This is an optimization exercise on Yosys and OpenROAD, whose aim is small area, not a production implementation. In this exercise RTL edits were held to simulation tests only and were not proved equivalent to the original. Power is estimated from default activity; no workload was simulated.

Figure 1. Met2 routing.
Scale: 1 px per um.
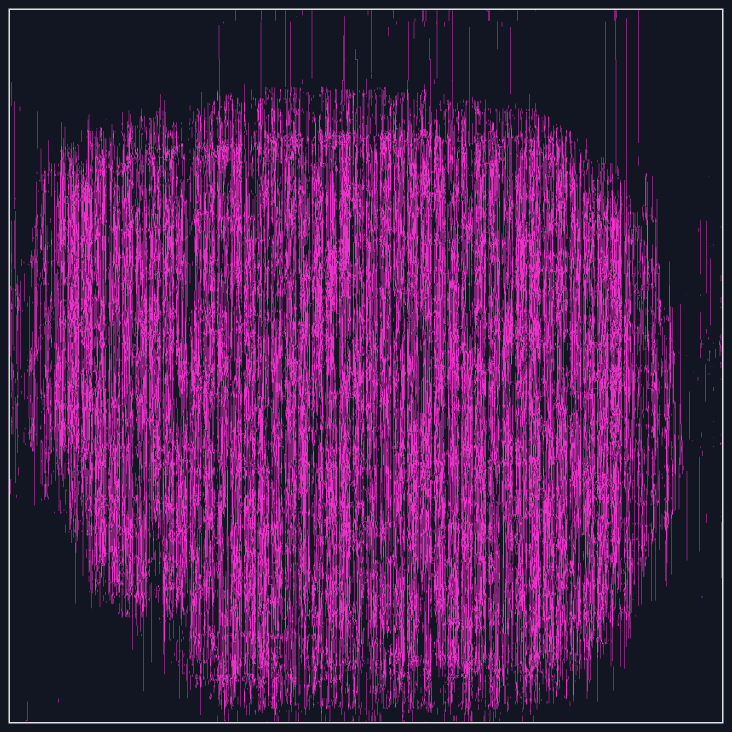
Figure 2. Final layout.
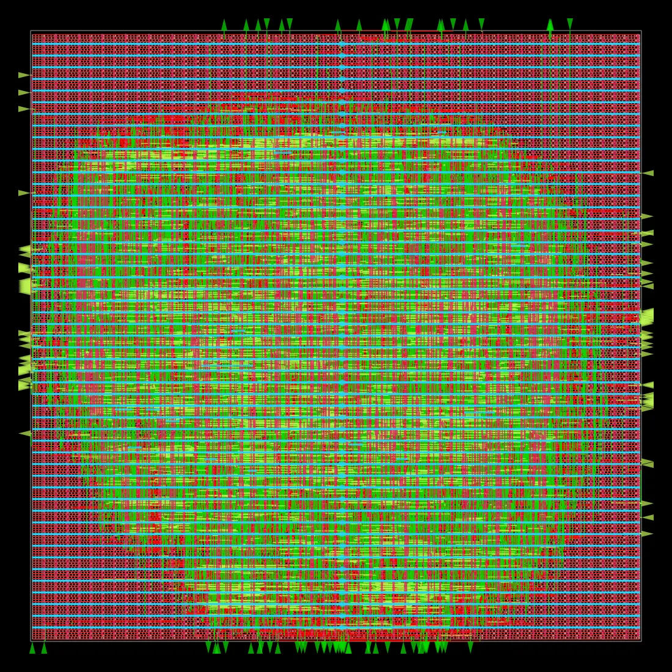
==> flow/config.mk <==
export PLATFORM = sky130hd
export DESIGN_NAME = e203_exu_regfile_top
export DESIGN_NICKNAME = e203_exu_regfile_top
export VERILOG_FILES = /design/flow/design.v
export SDC_FILE = /design/flow/constraint.sdc
export NUM_CORES = 4
export LEC_CHECK = 0
export CAP_MARGIN = 20
export CORE_MARGIN = 2
export CORE_UTILIZATION = 20
export MAX_ROUTING_LAYER = met5
export PLACE_DENSITY = 0.3
export SLEW_MARGIN = 20
==> flow/run.sh <==
#!/bin/bash
# synth_recipe.tcl (not shown) runs the flow's synth.tcl, then flattens the netlist and writes it again
# the make line also repeats each setting of config.mk as NAME=value (left out here)
make -C /OpenROAD-flow-scripts/flow DESIGN_CONFIG=/design/flow/config.mk WORK_HOME=/design/flow/orfs CLKGATE_MAP_FILE= SYNTH_SCRIPT=/design/flow/synth_recipe.tcl finish
==> flow/design.v <==
module sirv_gnrl_dfflr_init # (
  parameter DW = 32,
  parameter rst_value = 0
) (
  input               lden, 
  input      [DW-1:0] dnxt,
  output     [DW-1:0] qout,
  input               clk,
  input               rst_n
);
reg [DW-1:0] qout_r;
always @(posedge clk or negedge rst_n)
begin : DFFLRS_PROC
  if (rst_n == 1'b0)
    qout_r <= rst_value;
  else if (lden == 1'b1)
    qout_r <=   dnxt;
end
assign qout = qout_r;
endmodule
module sirv_gnrl_dfflrs # (
  parameter DW = 32
) (
  input               lden, 
  input      [DW-1:0] dnxt,
  output     [DW-1:0] qout,
  input               clk,
  input               rst_n
);
reg [DW-1:0] qout_r;
always @(posedge clk or negedge rst_n)
begin : DFFLRS_PROC
  if (rst_n == 1'b0)
    qout_r <= {DW{1'b1}};
  else if (lden == 1'b1)
    qout_r <=   dnxt;
end
assign qout = qout_r;
endmodule
module sirv_gnrl_dfflr # (
  parameter DW = 32
) (
  input               lden, 
  input      [DW-1:0] dnxt,
  output     [DW-1:0] qout,
  input               clk,
  input               rst_n
);
reg [DW-1:0] qout_r;
always @(posedge clk or negedge rst_n)
begin : DFFLR_PROC
  if (rst_n == 1'b0)
    qout_r <= {DW{1'b0}};
  else if (lden == 1'b1)
    qout_r <=   dnxt;
end
assign qout = qout_r;
endmodule
module sirv_gnrl_dffl # (
  parameter DW = 32
) (
  input               lden, 
  input      [DW-1:0] dnxt,
  output     [DW-1:0] qout,
  input               clk 
);
reg [DW-1:0] qout_r;
always @(posedge clk)
begin : DFFL_PROC
  if (lden == 1'b1)
    qout_r <=   dnxt;
end
assign qout = qout_r;
endmodule
module sirv_gnrl_dffrs # (
  parameter DW = 32
) (
  input      [DW-1:0] dnxt,
  output     [DW-1:0] qout,
  input               clk,
  input               rst_n
);
reg [DW-1:0] qout_r;
always @(posedge clk or negedge rst_n)
begin : DFFRS_PROC
  if (rst_n == 1'b0)
    qout_r <= {DW{1'b1}};
  else                  
    qout_r <=   dnxt;
end
assign qout = qout_r;
endmodule
module sirv_gnrl_dffr # (
  parameter DW = 32
) (
  input      [DW-1:0] dnxt,
  output     [DW-1:0] qout,
  input               clk,
  input               rst_n
);
reg [DW-1:0] qout_r;
always @(posedge clk or negedge rst_n)
begin : DFFR_PROC
  if (rst_n == 1'b0)
    qout_r <= {DW{1'b0}};
  else                  
    qout_r <=   dnxt;
end
assign qout = qout_r;
endmodule
module sirv_gnrl_ltch # (
  parameter DW = 32
) (
  input               lden, 
  input      [DW-1:0] dnxt,
  output     [DW-1:0] qout
);
reg [DW-1:0] qout_r;
always @ * 
begin : LTCH_PROC
  if (lden == 1'b1)
    qout_r <= dnxt;
end
assign qout = qout_r;
endmodule
module e203_exu_regfile(
  input  [5-1:0] read_src1_idx,
  input  [5-1:0] read_src2_idx,
  output [32-1:0] read_src1_dat,
  output [32-1:0] read_src2_dat,
  input  wbck_dest_wen,
  input  [5-1:0] wbck_dest_idx,
  input  [32-1:0] wbck_dest_dat,
  output [32-1:0] x1_r,
  input  test_mode,
  input  clk,
  input  rst_n
  );
  wire [32-1:0] rf_r [32-1:0];
  wire [32-1:0] rf_wen;
  genvar i;
  generate  
      for (i=0; i<32; i=i+1) begin:regfile 
        if(i==0) begin: rf0
            assign rf_wen[i] = 1'b0;
            assign rf_r[i] = 32'b0;
        end
        else begin: rfno0
            assign rf_wen[i] = wbck_dest_wen & (wbck_dest_idx == i) ;
            sirv_gnrl_dfflr #(32) rf_dffl (rf_wen[i], wbck_dest_dat, rf_r[i], clk, rst_n);
        end
      end 
  endgenerate 
  assign read_src1_dat = rf_r[read_src1_idx];
  assign read_src2_dat = rf_r[read_src2_idx];
  assign x1_r = rf_r[1];
endmodule
module e203_exu_regfile_top(
  input  [2-1:0] ifu_read_thread_sel,
  input  [2-1:0] exu_read_thread_sel,
  input  [5-1:0] read_src1_idx,
  input  [5-1:0] read_src2_idx,
  output [32-1:0]        read_src1_dat,
  output [32-1:0]        read_src2_dat,
  input  [2-1:0] wbck_thread_sel,
  input  wbck_dest_wen,
  input  [5-1:0] wbck_dest_idx,
  input  [32-1:0] wbck_dest_dat,
  output [32-1:0] x1_r,
  input  test_mode,
  input  clk,
  input  rst_n
  );
  wire [2-1:0] rf_wen;
  wire [32-1:0] rf_read_src1_dat[2-1:0];
  wire [32-1:0] rf_read_src2_dat[2-1:0];
  wire [32-1:0] rf_x1_r[2-1:0];
  genvar i;
  generate
    for(i=0;i<2;i=i+1) begin
      assign rf_wen[i] = wbck_dest_wen & wbck_thread_sel[i];
      e203_exu_regfile u_e203_exu_regfile(
	      .read_src1_idx (read_src1_idx ),
	      .read_src2_idx (read_src2_idx ),
	      .read_src1_dat (rf_read_src1_dat[i]),
	      .read_src2_dat (rf_read_src2_dat[i]),
	      .x1_r          (rf_x1_r[i]),
	      .wbck_dest_wen (rf_wen[i]),
	      .wbck_dest_idx (wbck_dest_idx),
	      .wbck_dest_dat (wbck_dest_dat),
	      .test_mode     (test_mode),
	      .clk           (clk          ),
	      .rst_n         (rst_n        ) 
	    );
    end
  endgenerate
  assign read_src1_dat = ({32{exu_read_thread_sel[0]}} & rf_read_src1_dat[0]) |
                         ({32{exu_read_thread_sel[1]}} & rf_read_src1_dat[1]);
  assign read_src2_dat = ({32{exu_read_thread_sel[0]}} & rf_read_src2_dat[0]) |
                         ({32{exu_read_thread_sel[1]}} & rf_read_src2_dat[1]);
  assign x1_r = ({32{ifu_read_thread_sel[0]}} & rf_x1_r[0]) |
                ({32{ifu_read_thread_sel[1]}} & rf_x1_r[1]);
endmodule
==> flow/constraint.sdc <==
create_clock -name core_clock -period 10.0 [get_ports {clk}]
set_input_delay 2.0000 -clock core_clock [delete_from_list [all_inputs] [get_ports {clk}]]
set_output_delay 2.0000 -clock core_clock [all_outputs]
set_load 0.01 [all_outputs]
==> results.yml <==
global_routing:
  overflow: 0
  first_global_vias: 87517
  antenna_found_initial: 157
  grt_usage_pct: 30.2
  grt_pass1_wl_um: 1010000
worst_setup_path:
  r2r_cells: 1
  critPathRequiredTime_ns: 8.00
  arrival_ns: 6.94
  path_depth: 11
  cp_slowest_stage_delay_ns: 0.73
  start_kind: "input pin"
  crit_slowest_cell: "nand3b_1"
  critPathBufInv: 5
  r2r_setup_slack_ns: 8.90
  cp-startpoint: "read_src1_idx[1]"
hold_path:
  min_path_cells: 1
timing:
  skew_ns: 0
  setup_viol: 0
  rsz0062_at_grt: "no"
  hold_viol: 0
  fmax_mhz: 112
  fin_setup_tns_ns: 0
  finalCriticalPeriod_ns: 8.94
  relSlewSlack_pct: 14.0
clocking:
  ctsRootBufferMaster: "clkbuf_16"
  cts_tree: "yes"
  ctsHoldBuffers: 0
  post_cts_buffers: 0
  cts_resized: 0
  numCtsBuffers: 269
logic_synthesis:
  synthTopCellsByArea: "dfrtp_1 (50%), mux2_2 (23%), a22oi_1 (9.7%), and3_1 (2.2%), clkbuf_1 (1.9%)"
  ys_types: 75
  yosysMostFrequentCell: "mux2_2"
  syn-cell-area_mm2: 0.100
  synth_seq_cells: 1984
  yosysWarnings: 3
  synth_nets: 8394
  yosysSeqAreaShare_pct: 49.5
  synthCells: 8337
route:
  wl_met3_um: 76500
  drtIter0Drc: 14642
  vias_per_cell: 6.03
  ant_nets: 0
  via_count: 92420
  drt-wirelength-per-cell_um: 51.9
  drcViolationCount: 0
placed_design:
  post_dp_cell_area_mm2: 0.112
  numPortBuffers: 151
  gp_congestion: 0.874
  dpl_worst_slack_ns: 1.09
floorplanning:
  fp-row-count: 259
  core_mm2: 0.498
  start_util_pct: 20.1
outcome:
  outcome: "finished clean"
layout:
  fin_area_mm2: 0.122
  top_register: "genblk1.u_e203_exu_regfile.regfile.rfno0.rf_dffl.qout_r"
  largest_reg_flops: 1984
job:
  drv_cap: 0
power:
  powerDensity_mw_per_mm2: 193
  leakagePower_nw: 53.7
Back to the opening pictures, Figure 1:
- nets with wire on the layer: 7,602
- longest straight run: 236 um
- wire length on this layer: 336 mm
- share of all routed wire: 42%
wirelength, routed: 795,000 um
met2 Use GR: 44.3%

Back to the opening pictures, Figure 2:
Final Util: 24.4%
Finished Layout Cells: 15,332
I/O pin count: 153
Die X-Extent: 712 um

-- logic make-up (layout without fill, tap and decap cells) --
family	after synthesis	in the layout	share of synthesized area (%)
compound gates	1892	1892	14.5
flops	1984	1984	49.5
buf+inv	898	1160	3.75
other cells	0	78	0
mux	2175	2175	24.3
simple gates	1388	1388	7.89
-- where the power goes --
part	switching (mW)	total, mW	internal, mW
clock network	4.23	10.1	5.88
registers	1.06	10.2	9.10
logic	1.86	3.16	1.30
-- layout by cell type, fill, tap and decap left out, types with 112 or more instances in the layout --
cell / Yosys / layout
a22oi_1: 1291 / 1291
mux2_2: 2045 / 2045
and3_1: 354 / 351
nand4_1: 254 / 254
nand2_1: 154 / 112
clkbuf_16: 0 / 276
a22o_1: 117 / 117
mux2i_1: 129 / 129
dfrtp_1: 1984 / 1984
nand3_1: 193 / 193
a2111oi_0: 121 / 121
buf_4: 9 / 450
-- layer usage --
| metal | track usage, % | vias up |
|---|---|---|
| met5 | 0.0943 | - |
| met4 | 15.1 | 30 |
| met3 | 7.57 | 1758 |
| met2 | 44.3 | 7271 |
| met1 | 41.1 | 50639 |
| li1 | - | 32722 |
-- metrics by stage --
| step | util [%] | hold slack, ns | power [mW] | instances |
|---|---|---|---|---|
| final | 24.4 | 0.524 | 23.4 | 15332 |
| after floorplan | - | 0.485 | 11.4 | 8337 |
| after global placement | 22.5 | 0.494 | 13.3 | 14778 |
| after detailed placement | 22.6 | 0.507 | 13.3 | 14783 |
| after CTS | 24.3 | 0.520 | 23.5 | 15252 |
| after global routing | 24.4 | 0.534 | 24.1 | 15266 |
-- how the worst min path moves through the flow --
| stage | to | slack (ns) |
|---|---|---|
| floorplan | flip-flop | 0.49 |
| global placement | flip-flop | 0.49 |
| detailed placement | flip-flop | 0.51 |
| CTS | flip-flop | 0.52 |
| global route | flip-flop | 0.53 |
| finish | flip-flop | 0.52 |
-- layout make-up --
cell class	instances	area [um2]
clock inverter	62	827
inverter	16	65.1
timing repair buffer	675	6570
fill	52687	377000
clock buffer	407	8050
sequential	1984	49600
tap	6655	8330
antenna	78	195
multi-input combinational	5455	47900

afterwards: timing with drivers on the ports:
In the flow no input, the clock included, has a driving cell. The finished layout below was timed again as built, in two steps. Step 1 sets driving cells, clkbuf_16 on the clock port and buf_2 on the other inputs (assumed; they add their load-dependent delay and slew). Step 2 adds t to the input delays and takes it off the output delays; t is the mean of the earliest and latest rising clock arrival at the registers after step 1. Input paths then give back, and output paths get back, about the clock's delay inside the block. Slacks: no drivers / after step 1 / after step 2; pairs: no drivers / after step 1.
shift t [ns]: 1.081
slack for setup (ns): 1.059 / 1.026 / 1.026
worst hold slack (ns): 0.524 / 0.524 / 0.524
slew at the worst register clock pin (ns): 0.07 / 0.07
After both steps setup and hold are still met in this run. The setup slack of this run moves by -0.033 ns with the drivers and by -0.033 ns with both steps.
